Source: an optimization exercise on an open RTL-to-GDS flow (aim: small area, a short achievable clock period and few clock cycles). Production flows keep margins and buffers that such runs may drop. Not every run is shown, and edits may drop behaviour that the tests do not exercise. No run shown here included a check of the RTL's function; only the layout flow was run.

==> flow/design.v, too long to show whole: its modules and the start of the top module <==
// module lzc64: 38 lines
// module mul53: 8947 lines
// module add106: 1258 lines
// module inc52x2: 23 lines
// module DoubleMul: 153 lines
module DoubleMul #(
    parameter bit async_reset = 1'b0
)
(
    input logic i_clk,                                       
    input logic i_nrst,                                      
    input logic i_ena,
    input logic [63:0] i_a,                                  
    input logic [63:0] i_b,                                  
    output logic [63:0] o_res,                               
    output logic o_illegal_op,
    output logic o_overflow,
    output logic o_valid,                                    
    output logic o_busy                                      
);
  // ...
==> flow/run.sh <==
#!/bin/bash
# synth_recipe.tcl (not shown) runs the flow's synth.tcl, then flattens the netlist and writes it again
# the make line also repeats each setting of config.mk as NAME=value (left out here)
make -C /OpenROAD-flow-scripts/flow DESIGN_CONFIG=/design/flow/config.mk WORK_HOME=/design/flow/orfs CLKGATE_MAP_FILE= SYNTH_SCRIPT=/design/flow/synth_recipe.tcl finish
==> flow/config.mk <==
export PLATFORM = sky130hd
export DESIGN_NAME = DoubleMul
export DESIGN_NICKNAME = DoubleMul
export VERILOG_FILES = /design/flow/design.v
export SDC_FILE = /design/flow/constraint.sdc
export NUM_CORES = 8
export LEC_CHECK = 0
export ABC_AREA = 1
export CAP_MARGIN = 40
export CORE_MARGIN = 2
export CORE_UTILIZATION = 45
export PLACE_DENSITY = 0.6
export SETUP_SLACK_MARGIN = 0
export SLEW_MARGIN = 40
==> flow/constraint.sdc <==
create_clock -name core_clock -period 12.0 [get_ports {i_clk}]
set_input_delay 2.4000 -clock core_clock [delete_from_list [all_inputs] [get_ports {i_clk}]]
set_output_delay 2.4000 -clock core_clock [all_outputs]
set_load 0.01 [all_outputs]
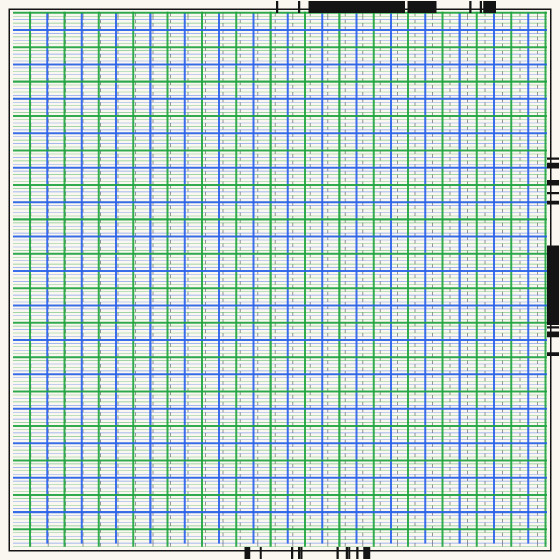
*PDN straps and rails, run 1*
Pins as bars on the die edge. Tap cells in grey.
[green] VSS
[blue] VDD
tap cells: 2355
met4 straps: 31
met1 rails: 156
rows: 155
signal pins: 199
die height: 426.5 µm
die width: 426.5 µm

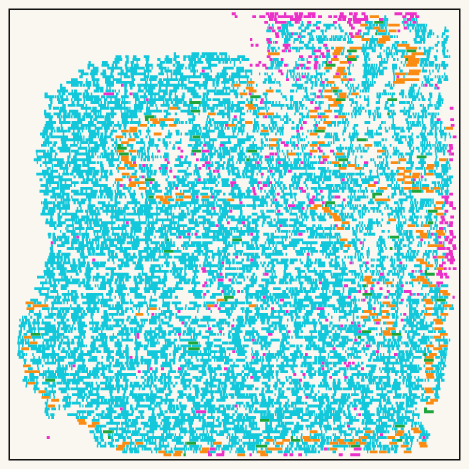
*Placed cells, one colour a class, run 1*
[green] clock drivers and dummy loads | cells: 75 | share of their area: 1.7%
[orange] sequential cells | cells: 289 | share of their area: 7.2%
[magenta] remaining buffers and delay cells | cells: 450 | share of their area: 4.8%
[cyan] combinational and other logic | cells: 9302 | share of their area: 86%

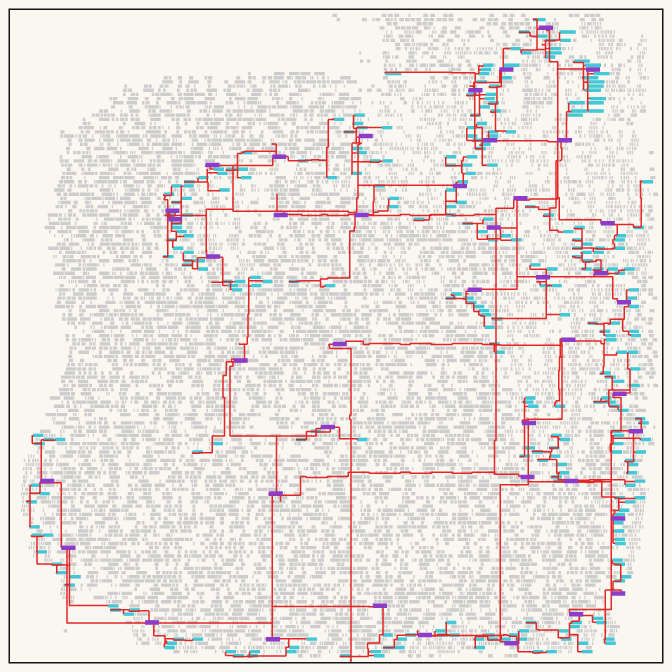
*Routed clock nets over the placement, run 1*
[purple] clock drivers | count: 42
[red] clock wires | length: 6420 µm
[cyan] flip-flops | count: 289
flops lie: spread over the die
routed clock nets: 43
Worst Skew: 0.03630 ns
worst skew pair latency: 0.71 ns

==> metrics.yaml, run 1 <==
fp-row-count: 155
fin_ws_ns: 1.962
layout_common_cells: "1775 x inv_1, 1413 x xor2_1, 1402 x o22ai_1"
cts-resized-gates: 0
drv_cap: 0
antenna_found_initial: 20
grt_usage: 0.4326
cts_tree: "built"
status: "complete, no violations"
use_met3: 0.2064
synth_commonest_cells: "1812 x inv_1, 1413 x xor2_1, 1402 x o22ai_1, 1349 x nand2_1, 1314 x fa_1"
top_layer_used: "met5"
pin_count: 199
grt_pass1_vias: 80083
synth-simple-area-share: 0.1264
cp_num_cells: 26
pre_cts_ws_ns: 2.347
maxSlewHeadroom: 0.2957
cts_hold_buf: 0
n_fill_cell: 17504
htreeDepth: 2
netlist.area_leader.share: 0.3275
synth.most_common_cell: "inv_1"
cpMostUsedCell: "nand2_1"
dp_hpwl_um: 270400
multi_input_area_um2: 64140
initial_core_util: 0.4517
netlist_area_um2: 80320
seq_cells: 289
hold_depth: 1
rsz0062_at_grt: "false"
drt_pass1_iterations: 11
### Track usage over the die, run 1

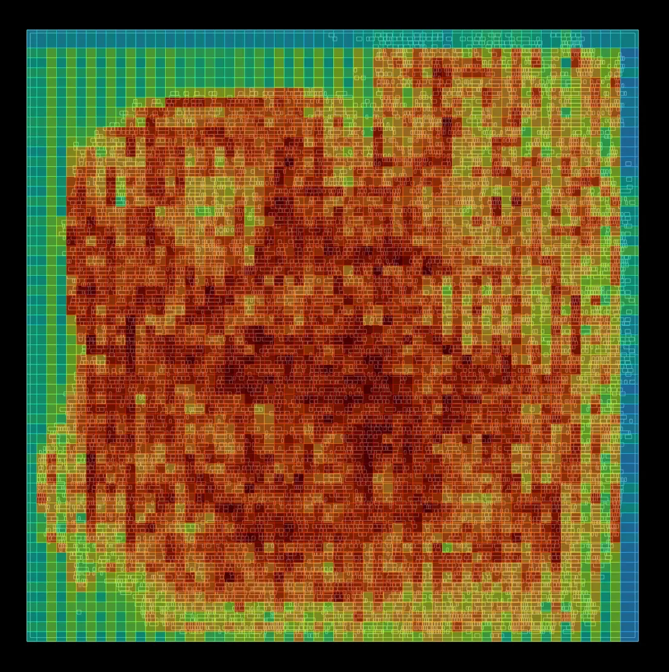

==> inputs of run 2 (changes only) <==
--- a/flow/config.mk
+++ b/flow/config.mk
@@ -12,3 +12,3 @@
 export PLACE_DENSITY = 0.6
-export SETUP_SLACK_MARGIN = 0
+export SETUP_SLACK_MARGIN = 2
 export SLEW_MARGIN = 40
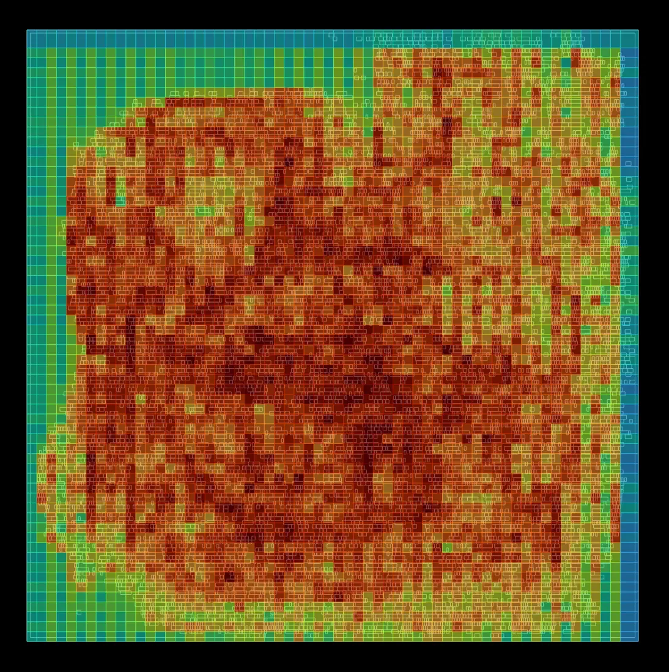
*Track usage over the die, run 2*
final core occ: 0.4818
gr usage total: 0.4326
met3 Use GR: 0.2064
met1 usage: 0.5362
Avg WL per Cell: 32.19 µm

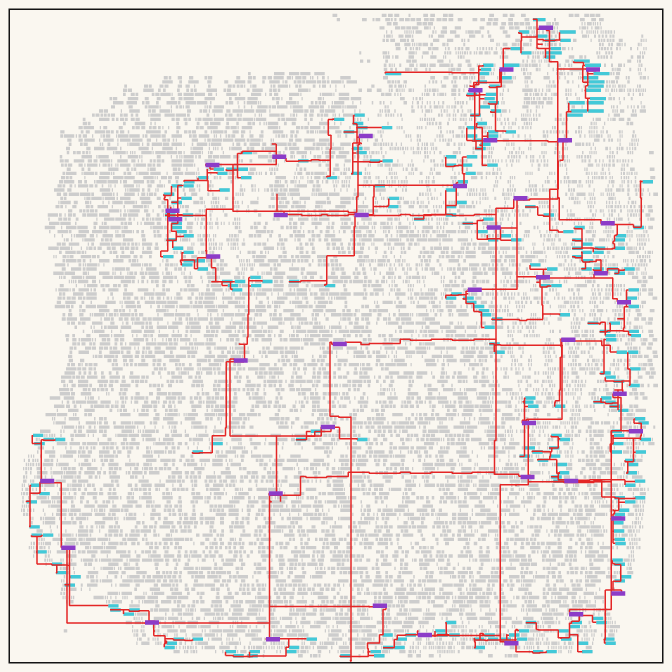
*Routed clock nets over the placement, run 2*
[purple] clock drivers | count: 42
[red] clock wires | length: 6460 µm
[cyan] flip-flops | count: 289
flops lie: spread over the die

==> metrics.yaml, run 2 <==
multi_input_area_um2: 64150
netlist_area_um2: 80320
path_buf_inv: 1
layout_common_cells: "1775 x inv_1, 1413 x xor2_1, 1402 x o22ai_1"
diodes: 14
fp-row-count: 155
synth_commonest_cells: "1812 x inv_1, 1413 x xor2_1, 1402 x o22ai_1, 1349 x nand2_1, 1314 x fa_1"
rsz0062_at_grt: "false"
synth.most_common_cell: "inv_1"
antenna_found_initial: 20
cp_num_cells: 24
status: "complete, no violations"
insertion_delay_ns: 0.71
fp.dieH_um: 426.5
seq_cells: 289
maxSlewHeadroom: 0.3024
n_fill_cell: 17504
synthCells: 10445
cpMostUsedCell: "nand2_1"
pre_cts_ws_ns: 2.347
htreeDepth: 2
skew_ns: 0.02969
top_layer_used: "met5"
netlist.area_leader.share: 0.3275
cts_hold_buf: 0
synth-simple-area-share: 0.1264
pin_count: 199
hold_depth: 1
fin_ws_ns: 2.292
initial_core_util: 0.4517
drt_pass1_iterations: 15
cts-resized-gates: 0
die_x_um: 426.5
cts_sinks: 289
cp_top_family: "simple AND/OR/NAND/NOR gates"
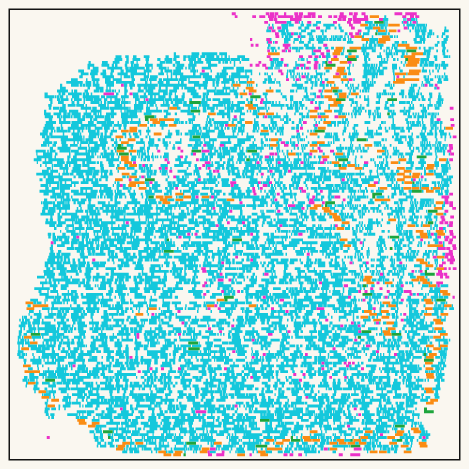
*Placed cells, one colour a class, run 2*
[magenta] remaining buffers and delay cells | cells: 450 | share of their area: 4.8%
[cyan] combinational and other logic | cells: 9302 | share of their area: 86%
[green] clock drivers and dummy loads | cells: 75 | share of their area: 1.7%
[orange] sequential cells | cells: 289 | share of their area: 7.2%

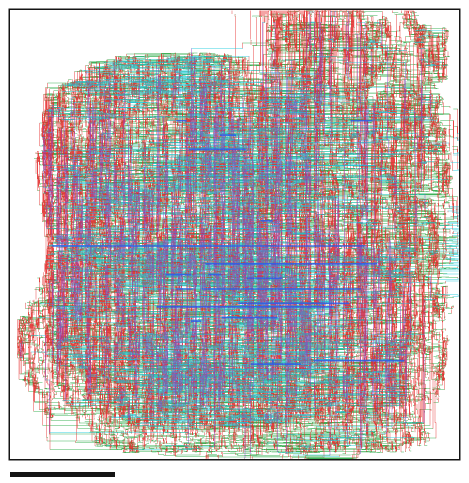
*Routed metal, one colour a layer, run 2*
Scale bar: 100 µm.
[purple] metal 4 | wire length: 34.2 mm
[red] metal 2 | wire length: 156 mm
[green] metal 1 | wire length: 143 mm
[cyan] metal 3 | wire length: 67.8 mm
[blue] metal 5 | wire length: 1260 µm

==> inputs of run 3 (changes only) <==
--- a/flow/design.v
+++ b/flow/design.v
@@ -8986,4 +8986,3 @@
 endmodule
-module add106 (input logic [105:0] a, input logic [105:0] b, output logic [105:0] s, output logic co);
-logic [105:0] g0, p0;
+module add106pg (input logic [105:0] p0, input logic [105:0] g0, output logic [105:0] s, output logic co);
 logic gg1;
@@ -9561,4 +9560,2 @@
 logic gg339;
-assign g0 = a & b;
-assign p0 = a ^ b;
 assign gg1 = g0[1] | (p0[1] & g0[0]);
@@ -10330,3 +10327,3 @@
 assign nanZ = (nanA & mzA & ~mzB) | (nanB & mzB & ~mzA);
-assign nanm = nanZ ? 52'd0 : {1'b1, (nanA & ~(nanB & sB)) ? i_a[50:0] : i_b[50:0]};
+assign nanm = {1'b1, (nanA & ~(nanB & sB)) ? i_a[50:0] : i_b[50:0]};
 always_comb begin
@@ -10338,3 +10335,4 @@
 logic [105:0] r_s, r_c, p;
-logic [51:0] r_nanm;
+logic [50:0] r_nanm;
+logic r_nanz;
 logic [11:0] r_e;
@@ -10345,3 +10343,4 @@
 always_ff @(posedge i_clk) begin
-    r_nanm <= nanm;
+    r_nanm <= nanm[50:0];
+    r_nanz <= nanZ;
 end
@@ -10352,4 +10351,4 @@
     end else begin
-        r_s <= ps;
-        r_c <= pc;
+        r_s <= ps ^ pc;
+        r_c <= ps & pc;
     end
@@ -10381,5 +10380,5 @@
 logic [10:0] e_n;
-add106 u_add (
-    .a(r_s),
-    .b(r_c),
+add106pg u_add (
+    .p0(r_s),
+    .g0(r_c),
     .s(p),
@@ -10415,3 +10414,3 @@
                 r_nan ? 11'h7ff : (r_zero ? 11'd0 : e_n),
-                r_nan ? r_nanm : (r_zero ? 52'd0 : m_n)};
+                r_nan ? {~r_nanz, r_nanm & {51{~r_nanz}}} : (r_zero ? 52'd0 : m_n)};
 assign o_illegal_op = r_nan;
==> flow/flow/run.sh (new file) <==
#!/bin/bash
set -euo pipefail
export SYNTH_ARGS=-noabc
export BUFFER_PORTS_ARGS="-buffer_cell sky130_fd_sc_hd__buf_4"
bash standard.sh > standard_flow.log 2>&1
==> flow/standard.sh (new file) <==
#!/bin/bash
# synth_recipe.tcl (not shown) runs the flow's synth.tcl, then flattens the netlist and writes it again
# the make line also repeats each setting of config.mk as NAME=value (left out here)
make -C /OpenROAD-flow-scripts/flow DESIGN_CONFIG=/design/flow/config.mk WORK_HOME=/design/flow/orfs CLKGATE_MAP_FILE= SYNTH_SCRIPT=/design/flow/synth_recipe.tcl "${@:-finish}"
--- a/flow/config.mk
+++ b/flow/config.mk
@@ -10,5 +10,5 @@
 export CORE_MARGIN = 2
-export CORE_UTILIZATION = 45
-export PLACE_DENSITY = 0.6
-export SETUP_SLACK_MARGIN = 2
+export CORE_UTILIZATION = 35
+export PLACE_DENSITY = 0.5
+export SETUP_SLACK_MARGIN = 3
 export SLEW_MARGIN = 40
removed: flow/run.sh
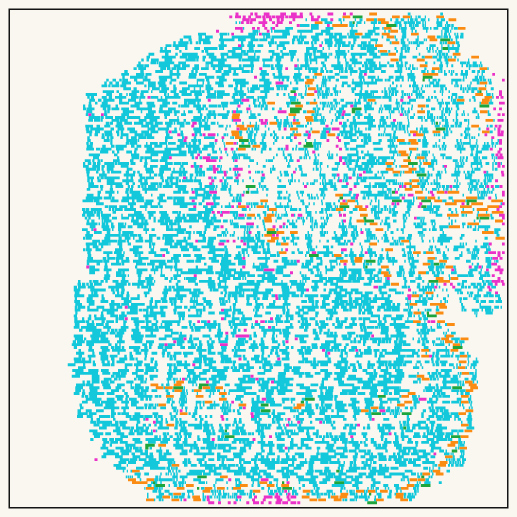
*Placed cells, one colour a class, run 3*
[green] clock drivers and dummy loads | cells: 77 | share of their area: 1.8%
[cyan] combinational and other logic | cells: 8165 | share of their area: 86%
[orange] sequential cells | cells: 288 | share of their area: 7.6%
[magenta] remaining buffers and delay cells | cells: 449 | share of their area: 4.7%

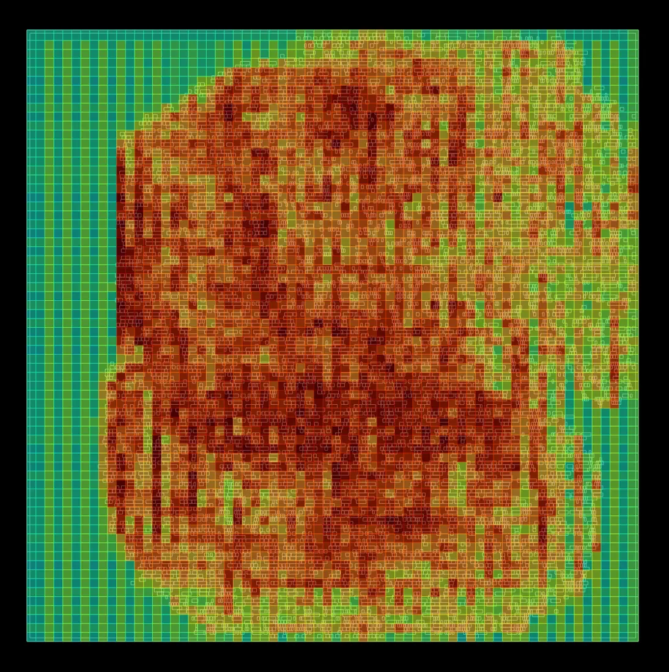
*Track usage over the die, run 3*
met3 Use GR: 0.1204
final core occ: 0.3786
Avg WL per Cell: 34.30 µm
met1 usage: 0.4556
gr usage total: 0.3552

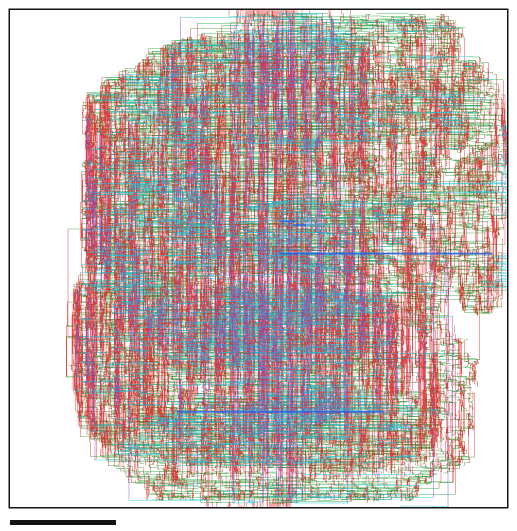
*Routed metal, one colour a layer, run 3*
Scale bar: 100 µm.
[purple] metal 4 | wire length: 30.5 mm
[cyan] metal 3 | wire length: 54.6 mm
[red] metal 2 | wire length: 167 mm
[green] metal 1 | wire length: 154 mm
[blue] metal 5 | wire length: 419 µm

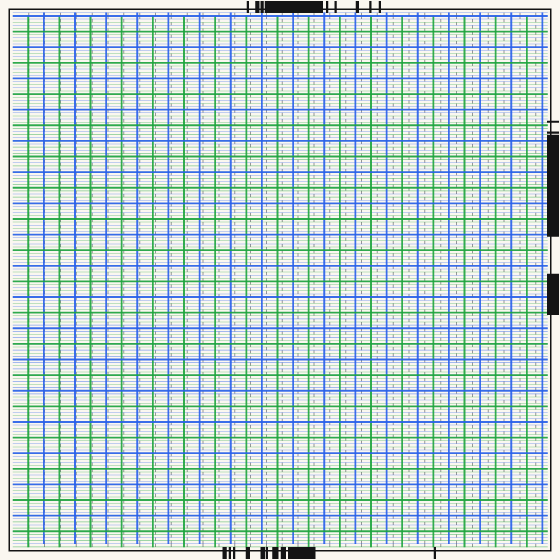
*PDN straps and rails, run 3*
Pins as bars on the die edge. Tap cells in grey.
[blue] VDD
[green] VSS
met1 rails: 172
rows: 171
met4 straps: 34

==> metrics.yaml, run 3 <==
well_tap_count: 2854
cts_sinks: 288
fp-row-count: 171
n_fill_cell: 22157
crit_chain: "buf_4 > nand2_1 > nand2_2 > buf_4 > o22ai_1 > xor2_1 > fa_1 > fa_1 > fa_1 > fa_1 > fa_1 > fa_1 > fa_1 > ha_1 > nand2_1 > o21ai_0"
synth.most_common_cell: "nand2_1"
portBuffers: 198
netlist_area_um2: 76110
path_buf_inv: 2
dp_hpwl_um: 277300
rsz0062_at_grt: "true"
cpMostUsedCell: "fa_1"
postCtsSetupBuffers: 1
cts_hold_buf: 0
maxSlewHeadroom: 0.3251
drt_pass1_iterations: 9
synthCells: 9297
pre_cts_ws_ns: 2.687
hold_depth: 1
netlist.area_leader.share: 0.3443
synth_seq_cells: 288
drv_cap: 0
cp_num_cells: 16
synth_commonest_cells: "1447 x nand2_1, 1432 x xor2_1, 1402 x o22ai_1, 1309 x fa_1, 693 x clkbuf_1"
fin_ws_ns: 3.223
pin_count: 199
insertion_delay_ns: 0.68
skew_ns: 0.04973
layout_common_cells: "1432 x nand2_1, 1430 x xor2_1, 1402 x o22ai_1"
die_x_um: 470.3
htreeDepth: 2
synth-simple-area-share: 0.1391
antenna_found_initial: 13
initial_core_util: 0.3512
top_layer_used: "met5"
cts-resized-gates: 3
cp_top_family: "adder cells"
hp-class: "reg2reg"
status: "complete, no violations"
seq_cells: 288
grt_pass1_vias: 75264
### Routed clock nets over the placement, run 3

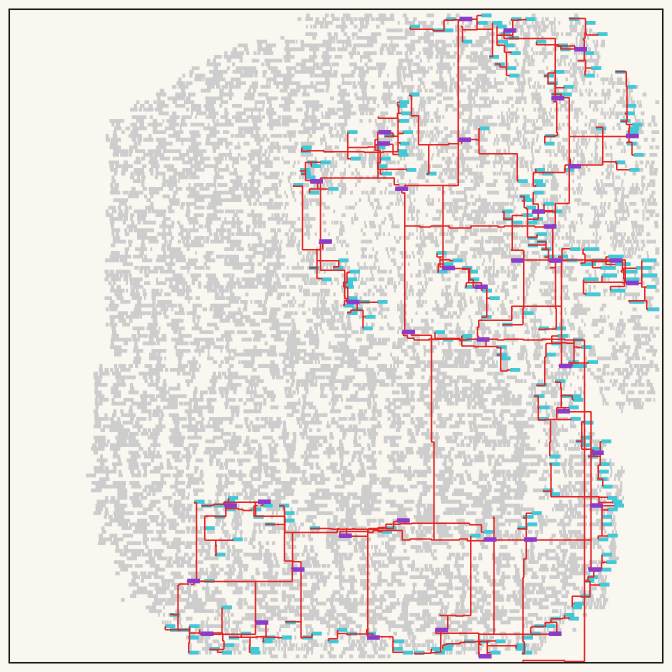

==> inputs of run 4 (changes only) <==
--- a/flow/config.mk
+++ b/flow/config.mk
@@ -12,3 +12,3 @@
 export PLACE_DENSITY = 0.5
-export SETUP_SLACK_MARGIN = 3
+export SETUP_SLACK_MARGIN = 4
 export SLEW_MARGIN = 40
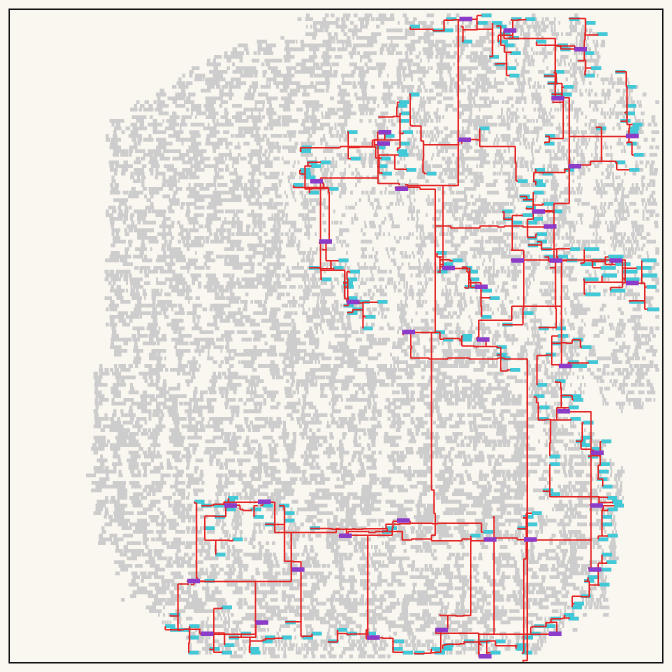
*Routed clock nets over the placement, run 4*
[red] clock wires | length: 6640 µm
[cyan] flip-flops | count: 288
[purple] clock drivers | count: 42
routed clock nets: 43
Worst Skew: 0.04417 ns
worst skew pair latency: 0.68 ns

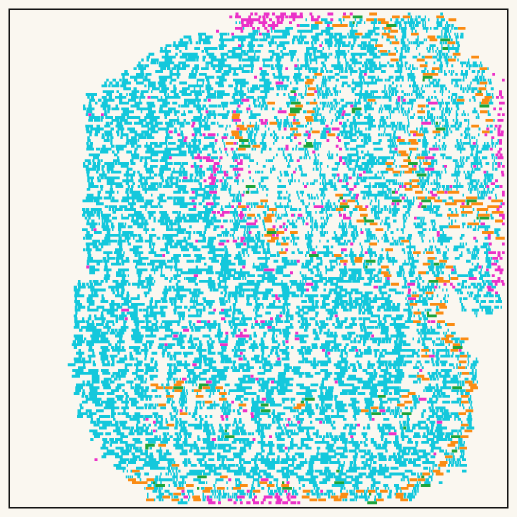
*Placed cells, one colour a class, run 4*
[magenta] remaining buffers and delay cells | cells: 490 | share of their area: 5.6%
[cyan] combinational and other logic | cells: 8172 | share of their area: 85%
[green] clock drivers and dummy loads | cells: 77 | share of their area: 1.7%
[orange] sequential cells | cells: 288 | share of their area: 7.4%
Core Area: 216700 µm²
fraction of area in registers: 0.07129
final instance area: 83330 µm²
final core occ: 0.3845

==> metrics.yaml, run 4 <==
status: "complete, no violations"
cpMostUsedCell: "fa_1"
synthCells: 9297
multi_input_area_um2: 65130
fp.dieH_um: 470.3
maxSlewHeadroom: 0.3304
portBuffers: 198
dp_hpwl_um: 277300
drv_cap: 0
diodes: 7
synth-simple-area-share: 0.1391
postCtsSetupBuffers: 16
synth_seq_cells: 288
seq_cells: 288
layout_common_cells: "1429 x xor2_1, 1414 x nand2_1, 1402 x o22ai_1"
cts_tree: "built"
htreeDepth: 2
fp-row-count: 171
rsz0062_at_grt: "false"
synth_commonest_cells: "1447 x nand2_1, 1432 x xor2_1, 1402 x o22ai_1, 1309 x fa_1, 693 x clkbuf_1"
pre_cts_ws_ns: 2.687
netlist.area_leader.share: 0.3443
hp-class: "reg2reg"
cp_top_family: "adder cells"
grt_pass1_vias: 75527
hold_depth: 1
top_layer_used: "met5"
netlist_area_um2: 76110
fin_ws_ns: 3.951
crit_chain: "buf_4 > xnor2_4 > buf_6 > buf_4 > o22ai_1 > xor2_1 > fa_1 > inv_1 > fa_1 > fa_1 > fa_1 > fa_1 > fa_1 > fa_1 > ha_1 > nand2_1 > o21ai_0"
cts_hold_buf: 0
well_tap_count: 2854
pin_count: 199
synth.most_common_cell: "nand2_1"
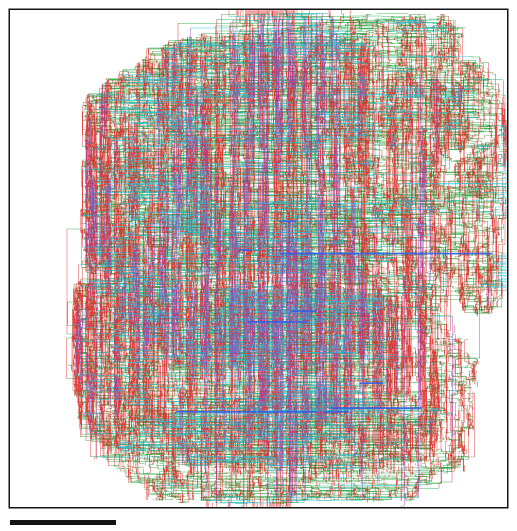
*Routed metal, one colour a layer, run 4*
Scale bar: 100 µm.
[green] metal 1 | wire length: 156 mm
[blue] metal 5 | wire length: 560 µm
[cyan] metal 3 | wire length: 55.8 mm
[red] metal 2 | wire length: 168 mm
[purple] metal 4 | wire length: 31.9 mm

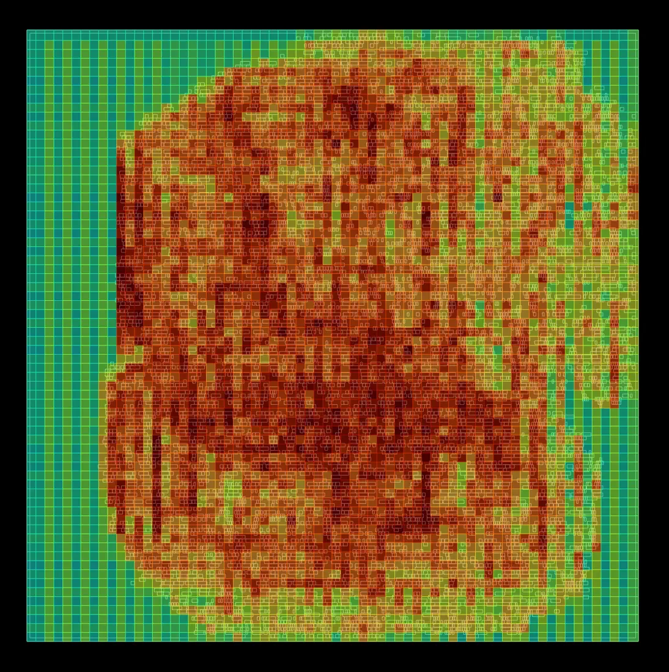
*Track usage over the die, run 4*
Avg WL per Cell: 34.65 µm
Most Used Layer, Global Route: met2
gr usage total: 0.3576
grt met2 use: 0.5117
met1 usage: 0.4574

==> inputs of run 5 (changes only) <==
--- a/flow/config.mk
+++ b/flow/config.mk
@@ -12,3 +12,3 @@
 export PLACE_DENSITY = 0.5
-export SETUP_SLACK_MARGIN = 4
+export SETUP_SLACK_MARGIN = 4.5
 export SLEW_MARGIN = 40
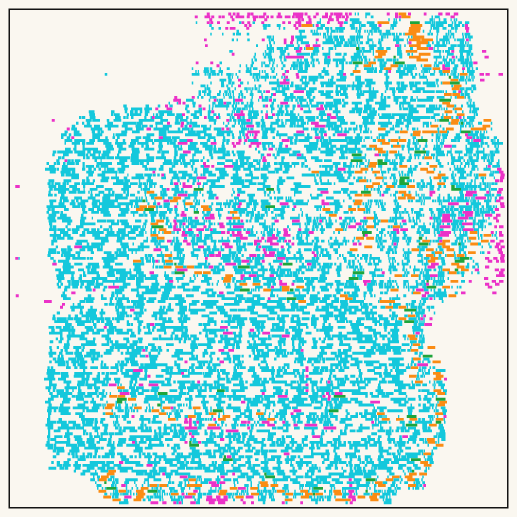
*Placed cells, one colour a class, run 5*
[magenta] remaining buffers and delay cells | cells: 599 | share of their area: 8.1%
[cyan] combinational and other logic | cells: 8182 | share of their area: 83%
[orange] sequential cells | cells: 288 | share of their area: 7.1%
[green] clock drivers and dummy loads | cells: 80 | share of their area: 1.8%
final instance area: 87780 µm²
final core occ: 0.4050

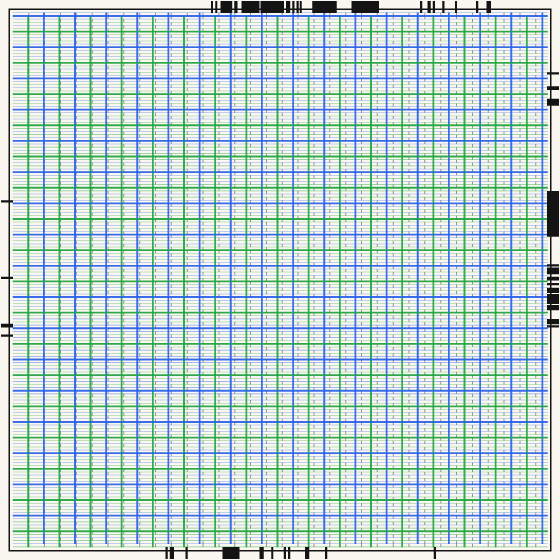
*PDN straps and rails, run 5*
Pins as bars on the die edge. Tap cells in grey.
[blue] VDD
[green] VSS
met1 rails: 172
rows: 171
tap cells: 2854
signal pins: 199

==> metrics.yaml, run 5 <==
n_fill_cell: 21624
skew_ns: 0.04763
multi_input_area_um2: 66760
cp_top_family: "adder cells"
hp-class: "reg2reg"
status: "complete, no violations"
hold_depth: 1
top_usage_layer: "met2"
drt_pass1_iterations: 14
die_x_um: 470.3
drv_cap: 0
layout_common_cells: "1423 x xor2_1, 1396 x o22ai_1, 1309 x fa_1"
maxSlewHeadroom: 0.3292
path_buf_inv: 4
cts_tree: "built"
synth.most_common_cell: "nand2_1"
largest_reg_flops: 106
diodes: 20
cts_sinks: 288
synthCells: 9297
seq_cells: 288
initial_core_util: 0.3512
netlist_area_um2: 76110
synth_commonest_cells: "1447 x nand2_1, 1432 x xor2_1, 1402 x o22ai_1, 1309 x fa_1, 693 x clkbuf_1"
grt_util_met2: 0.5142
synth_seq_cells: 288
htreeDepth: 2
pre_cts_ws_ns: 2.793
seq_area_frac: 0.06775
top_layer_used: "met5"
netlist.area_leader.share: 0.3443
insertion_delay_ns: 0.71
synth-simple-area-share: 0.1391
pin_count: 199
cp_num_cells: 17
cpMostUsedCell: "fa_1"
grt_pass1_vias: 77020
postCtsSetupBuffers: 72
cts_hold_buf: 0
fp.dieH_um: 470.3
fp.coreArea_um2: 216700
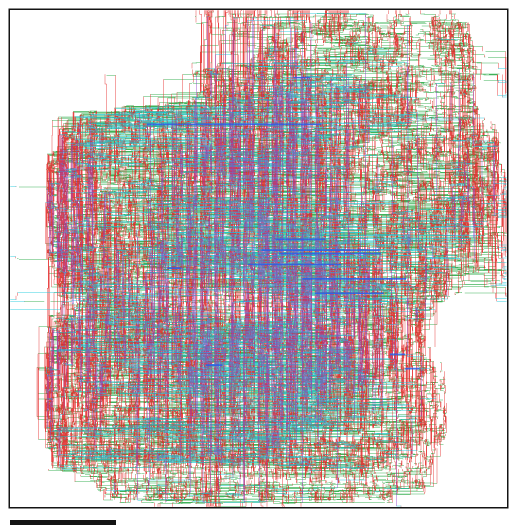
*Routed metal, one colour a layer, run 5*
Scale bar: 100 µm.
[green] metal 1 | wire length: 158 mm
[red] metal 2 | wire length: 170 mm
[purple] metal 4 | wire length: 39.3 mm
[cyan] metal 3 | wire length: 65.6 mm
[blue] metal 5 | wire length: 726 µm
vias: 79126
final wirelength: 434400 µm
gr usage total: 0.3725

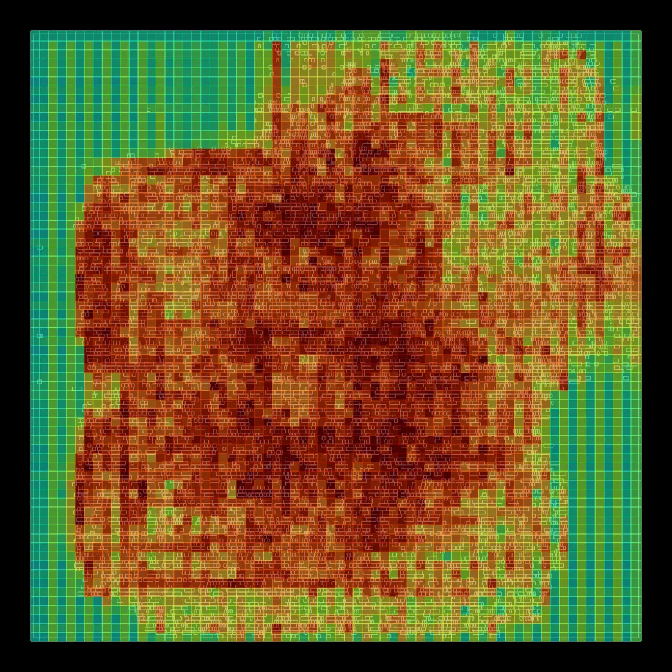
*Track usage over the die, run 5*
met3 Use GR: 0.1603
met1 usage: 0.4636

### Routed clock nets over the placement, run 5

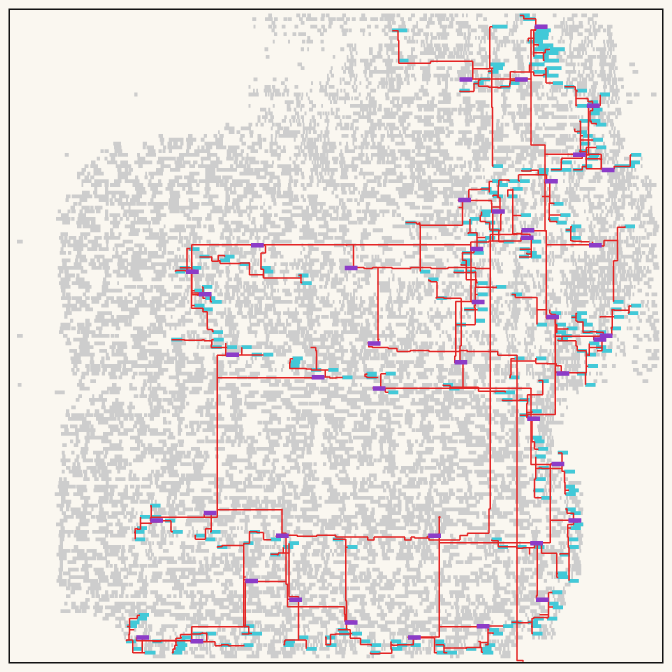

==> inputs of run 6 (changes only) <==
--- a/flow/config.mk
+++ b/flow/config.mk
@@ -10,5 +10,5 @@
 export CORE_MARGIN = 2
-export CORE_UTILIZATION = 35
-export PLACE_DENSITY = 0.5
-export SETUP_SLACK_MARGIN = 4.5
+export CORE_UTILIZATION = 45
+export PLACE_DENSITY = 0.6
+export SETUP_SLACK_MARGIN = 4
 export SLEW_MARGIN = 40
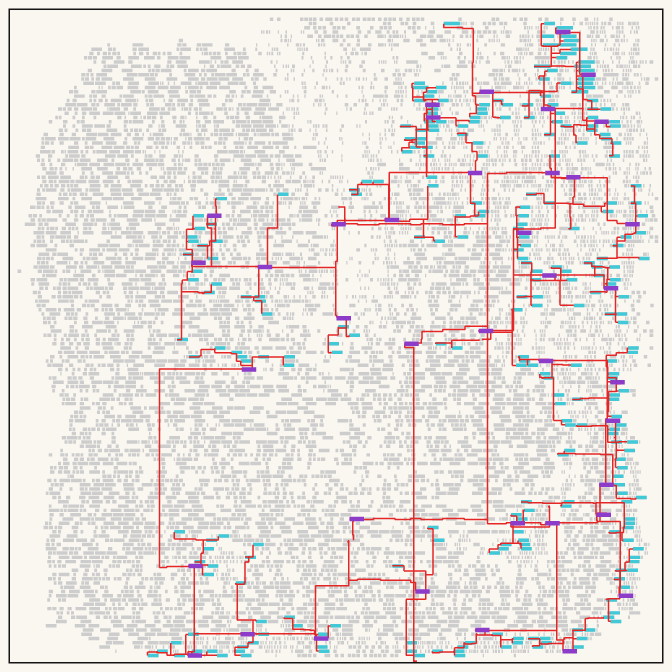
*Routed clock nets over the placement, run 6*
[purple] clock drivers | count: 39
[red] clock wires | length: 5780 µm
[cyan] flip-flops | count: 288
routed clock nets: 40
flops lie: spread over the die

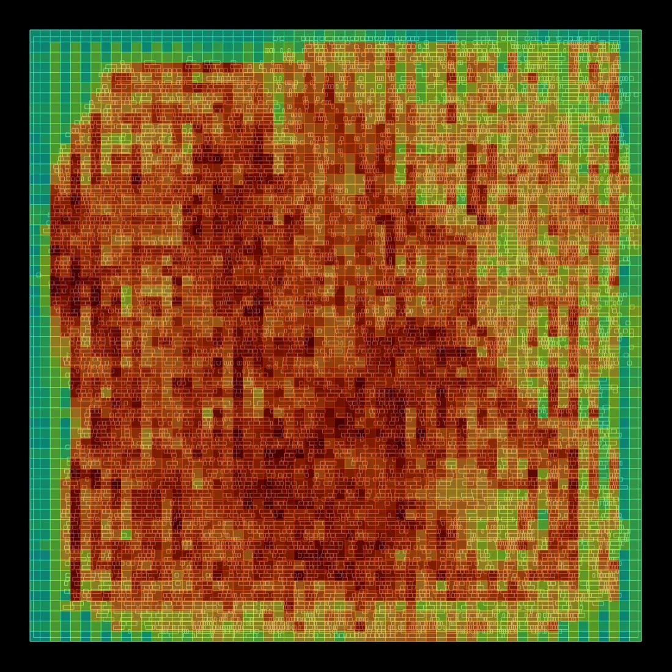
*Track usage over the die, run 6*
met1 usage: 0.5774
met3 Use GR: 0.2350
gr usage total: 0.4590
final core occ: 0.4898
Avg WL per Cell: 36.48 µm

==> metrics.yaml, run 6 <==
status: "complete, no violations"
insertion_delay_ns: 0.68
cp_num_cells: 16
dp_hpwl_um: 273400
portBuffers: 198
maxSlewHeadroom: 0.3596
grt_pass1_vias: 76366
seq_cells: 288
pre_cts_ws_ns: 2.717
drt_pass1_iterations: 12
path_buf_inv: 3
synth-simple-area-share: 0.1391
seq_area_frac: 0.07236
synthCells: 9297
synth.most_common_cell: "nand2_1"
diodes: 10
crit_chain: "buf_4 > clkinv_1 > o21ai_4 > buf_4 > o22ai_1 > xor2_1 > fa_1 > fa_1 > fa_1 > fa_1 > fa_1 > fa_1 > fa_1 > ha_1 > nand2_1 > o21ai_0"
synth_seq_cells: 288
htreeDepth: 2
multi_input_area_um2: 64960
fp-row-count: 150
n_fill_cell: 16166
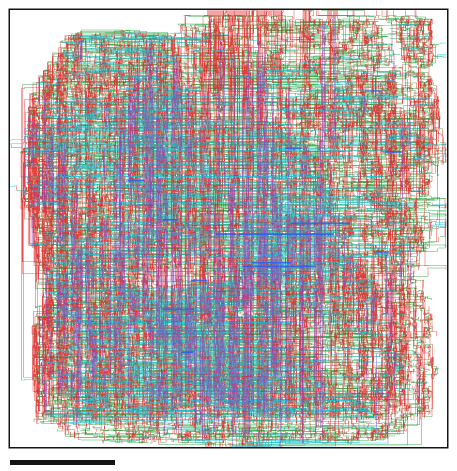
*Routed metal, one colour a layer, run 6*
Scale bar: 100 µm.
[purple] metal 4 | wire length: 32.8 mm
[blue] metal 5 | wire length: 398 µm
[cyan] metal 3 | wire length: 70.7 mm
[green] metal 1 | wire length: 148 mm
[red] metal 2 | wire length: 157 mm
vias: 77928
final wirelength: 409000 µm

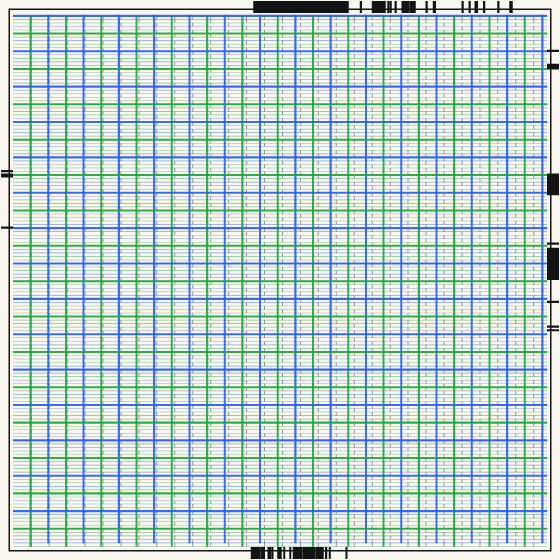
*PDN straps and rails, run 6*
Pins as bars on the die edge. Tap cells in grey.
[blue] VDD
[green] VSS
signal pins: 199
tap cells: 2204
met5 straps: 30
Core Area: 167600 µm²
die width: 415.3 µm
die height: 415.3 µm

### Placed cells, one colour a class, run 6

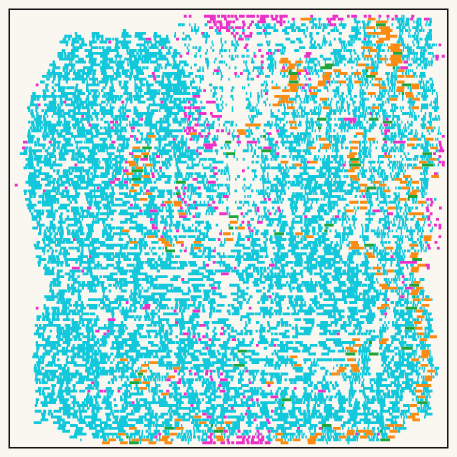

==> inputs of run 7 (changes only) <==
--- a/flow/design.v
+++ b/flow/design.v
@@ -8986,3 +8986,4 @@
 endmodule
-module add106pg (input logic [105:0] p0, input logic [105:0] g0, output logic [105:0] s, output logic co);
+module add106 (input logic [105:0] a, input logic [105:0] b, output logic [105:0] s, output logic co);
+logic [105:0] g0, p0;
 logic gg1;
@@ -9560,2 +9561,4 @@
 logic gg339;
+assign g0 = a & b;
+assign p0 = a ^ b;
 assign gg1 = g0[1] | (p0[1] & g0[0]);
@@ -10241,25 +10244,2 @@
 endmodule
-module inc52x2 (input logic [52:0] i_p, output logic [51:0] o_a, output logic [51:0] o_b);
-logic [52:0] t [0:6];
-always_comb begin
-    t[0] = i_p;
-    for (int k = 0; k < 6; k++) begin
-        t[k+1] = t[k];
-        for (int i = 1; i < 53; i++) begin
-            if (((i - 1) >> k) & 1) begin
-                t[k+1][i] = t[k][i] & t[k][(((i - 1) >> k) << k)];
-            end
-        end
-    end
-end
-assign o_a[0] = ~i_p[1];
-assign o_b[0] = ~i_p[0];
-assign o_b[1] = i_p[1] ^ i_p[0];
-for (genvar i = 1; i < 52; i++) begin: g_a
-    assign o_a[i] = i_p[i+1] ^ t[6][i];
-end
-for (genvar i = 2; i < 52; i++) begin: g_b
-    assign o_b[i] = i_p[i] ^ (t[6][i-1] & i_p[0]);
-end
-endmodule
 `timescale 1ns/10ps
@@ -10351,4 +10331,4 @@
     end else begin
-        r_s <= ps ^ pc;
-        r_c <= ps & pc;
+        r_s <= ps;
+        r_c <= pc;
     end
@@ -10376,9 +10356,10 @@
 end
-logic sel, z501, rnd_a, rnd_b, ones_a, ones_b, c_a, c_b, carry, ovf, ovf0, ovf1, b11;
-logic [51:0] inc_a, inc_b, m_a, m_b, m_n;
+logic sel, z501, rnd, ones, carry, ovf, ovf0, ovf1, b11;
+logic [53:0] q;
+logic [51:0] inc, m_n;
 logic [11:0] re1, re2, ealign, eplus;
 logic [10:0] e_n;
-add106pg u_add (
-    .p0(r_s),
-    .g0(r_c),
+add106 u_add (
+    .a(r_s),
+    .b(r_c),
     .s(p),
@@ -10386,18 +10367,9 @@
 );
-inc52x2 u_inc (
-    .i_p(p[104:52]),
-    .o_a(inc_a),
-    .o_b(inc_b)
-);
 assign sel = p[105] | r_f;
 assign z501 = ~|p[50:1];
-assign rnd_a = p[52] & ~(z501 & ~p[51] & ~p[53]);
-assign rnd_b = p[51] & ~(z501 & ~p[0] & ~p[52]);
-assign ones_a = &p[105:53];
-assign ones_b = &p[104:52];
-assign m_a = rnd_a ? inc_a : p[104:53];
-assign m_b = rnd_b ? inc_b : p[103:52];
-assign c_a = ones_a & rnd_a;
-assign c_b = ones_b & rnd_b;
-assign carry = sel ? c_a : c_b;
+assign q = sel ? p[105:52] : p[104:51];                     
+assign rnd = q[0] & ~(z501 & ~(sel ? p[51] : p[0]) & ~q[1]);
+assign ones = &q[53:1];
+assign inc = q[52:1] + 52'd1;
+assign carry = ones & rnd;
 assign re1 = r_e + 12'd1;
@@ -10411,3 +10383,3 @@
 assign e_n = b11 ? 11'd0 : (ovf ? 11'h7ff : (carry ? eplus[10:0] : ealign[10:0]));
-assign m_n = ovf ? 52'd0 : (sel ? m_a : m_b);
+assign m_n = ovf ? 52'd0 : (rnd ? inc : q[52:1]);
 assign o_res = {r_sgn,
--- a/flow/config.mk
+++ b/flow/config.mk
@@ -12,3 +12,3 @@
 export PLACE_DENSITY = 0.6
-export SETUP_SLACK_MARGIN = 4
+export SETUP_SLACK_MARGIN = 4.5
 export SLEW_MARGIN = 40
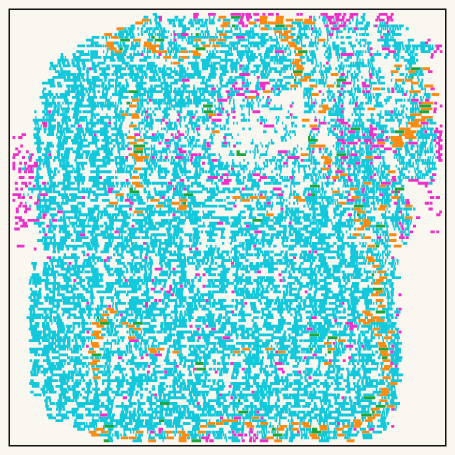
*Placed cells, one colour a class, run 7*
[magenta] remaining buffers and delay cells | cells: 581 | share of their area: 7.0%
[green] clock drivers and dummy loads | cells: 77 | share of their area: 1.7%
[orange] sequential cells | cells: 289 | share of their area: 7.3%
[cyan] combinational and other logic | cells: 7987 | share of their area: 84%

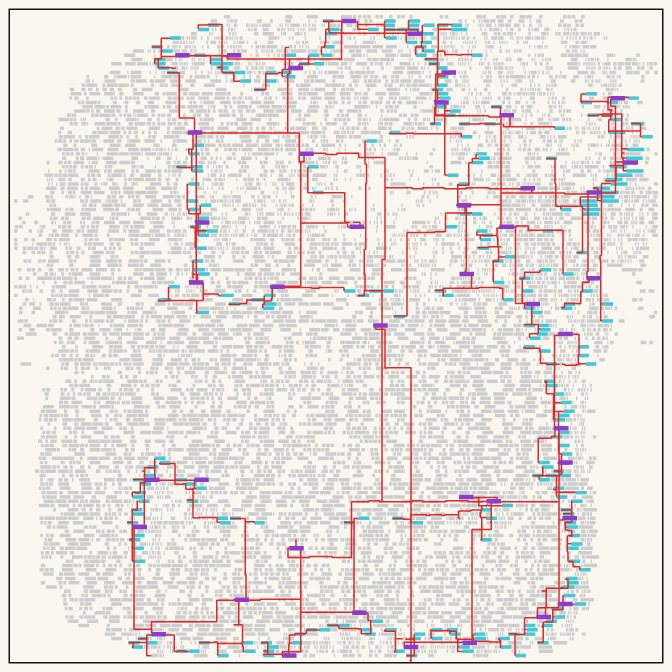
*Routed clock nets over the placement, run 7*
[purple] clock drivers | count: 42
[cyan] flip-flops | count: 289
[red] clock wires | length: 6230 µm
flops lie: spread over the die
routed clock nets: 43
Worst Skew: 0.05961 ns
worst skew pair latency: 0.69 ns

==> metrics.yaml, run 7 <==
status: "complete, no violations"
diodes: 13
netlist.area_leader.share: 0.3487
cts_tree: "built"
die_x_um: 413.6
pin_count: 199
hp-class: "reg2reg"
multi_input_area_um2: 66540
synth_seq_cells: 289
wl_per_cell_um: 34.66
netlist_area_um2: 75490
dp_hpwl_um: 257200
cp_top_family: "adder cells"
postCtsSetupBuffers: 58
grt_usage: 0.4351
cts_sinks: 289
fp.dieH_um: 413.6
synthCells: 9100
maxSlewHeadroom: 0.3500
cts-resized-gates: 373
hold_depth: 1
wl_um: 386500
fin_ws_ns: 4.411
fp.coreArea_um2: 166800
cts_hold_buf: 0
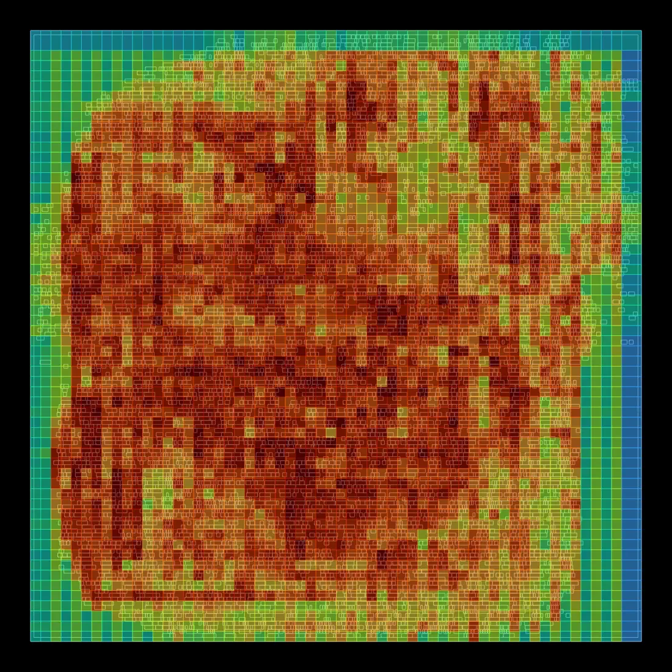
*Track usage over the die, run 7*
met3 Use GR: 0.2349
grt met2 use: 0.5968
met1 usage: 0.5327

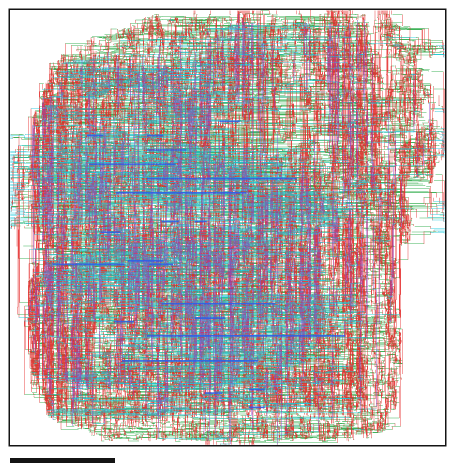
*Routed metal, one colour a layer, run 7*
Scale bar: 100 µm.
[purple] metal 4 | wire length: 29.4 mm
[cyan] metal 3 | wire length: 66.9 mm
[blue] metal 5 | wire length: 1100 µm
[red] metal 2 | wire length: 152 mm
[green] metal 1 | wire length: 137 mm

## separate check: timing with driven ports
The results above use ideal ports. As a check the final layouts listed here were re-extracted and re-timed, cells and wires unchanged. Step 1 sets driving cells, clkbuf_16 on the clock port and buf_2 on the other inputs (assumed; they add their load-dependent delay and slew). Step 2, shift: input delay + t, output delay - t, t = (earliest + latest rising clock arrival at the registers) / 2. This alone moves slack from input paths to output paths. Three values: ideal ports, drivers, drivers and shift; two values: the first two.
run | shift t [ns] | setup slack, ns | hold WS [ns] | clock arrival spread, ns | slew at the worst register clock pin (ns)
run 1 | 0.760 | 1.962 / 1.895 / 1.592 | 0.526 / 0.526 / 0.526 | 0.037 / 0.037 | 0.07 / 0.07
run 2 | 0.760 | 2.292 / 2.226 / 1.628 | 0.523 / 0.523 / 0.523 | 0.030 / 0.030 | 0.07 / 0.07
run 3 | 0.746 | 3.223 / 3.240 / 2.538 | 0.505 / 0.505 / 0.505 | 0.049 / 0.050 | 0.07 / 0.07
run 4 | 0.746 | 3.951 / 4.007 / 3.261 | 0.509 / 0.509 / 0.509 | 0.044 / 0.044 | 0.07 / 0.07
run 5 | 0.775 | 4.438 / 4.172 / 3.397 | 0.508 / 0.508 / 0.508 | 0.047 / 0.048 | 0.08 / 0.08
run 6 | 0.718 | 3.881 / 3.914 / 3.196 | 0.508 / 0.508 / 0.508 | 0.039 / 0.039 | 0.07 / 0.07
run 7 | 0.728 | 4.411 / 4.368 / 3.728 | 0.515 / 0.515 / 0.515 | 0.061 / 0.061 | 0.08 / 0.08
After both steps setup and hold are still met in every run listed. For run 5, which loses most, drivers alone change the setup slack by -0.266 ns; drivers and shift together by -1.041 ns.
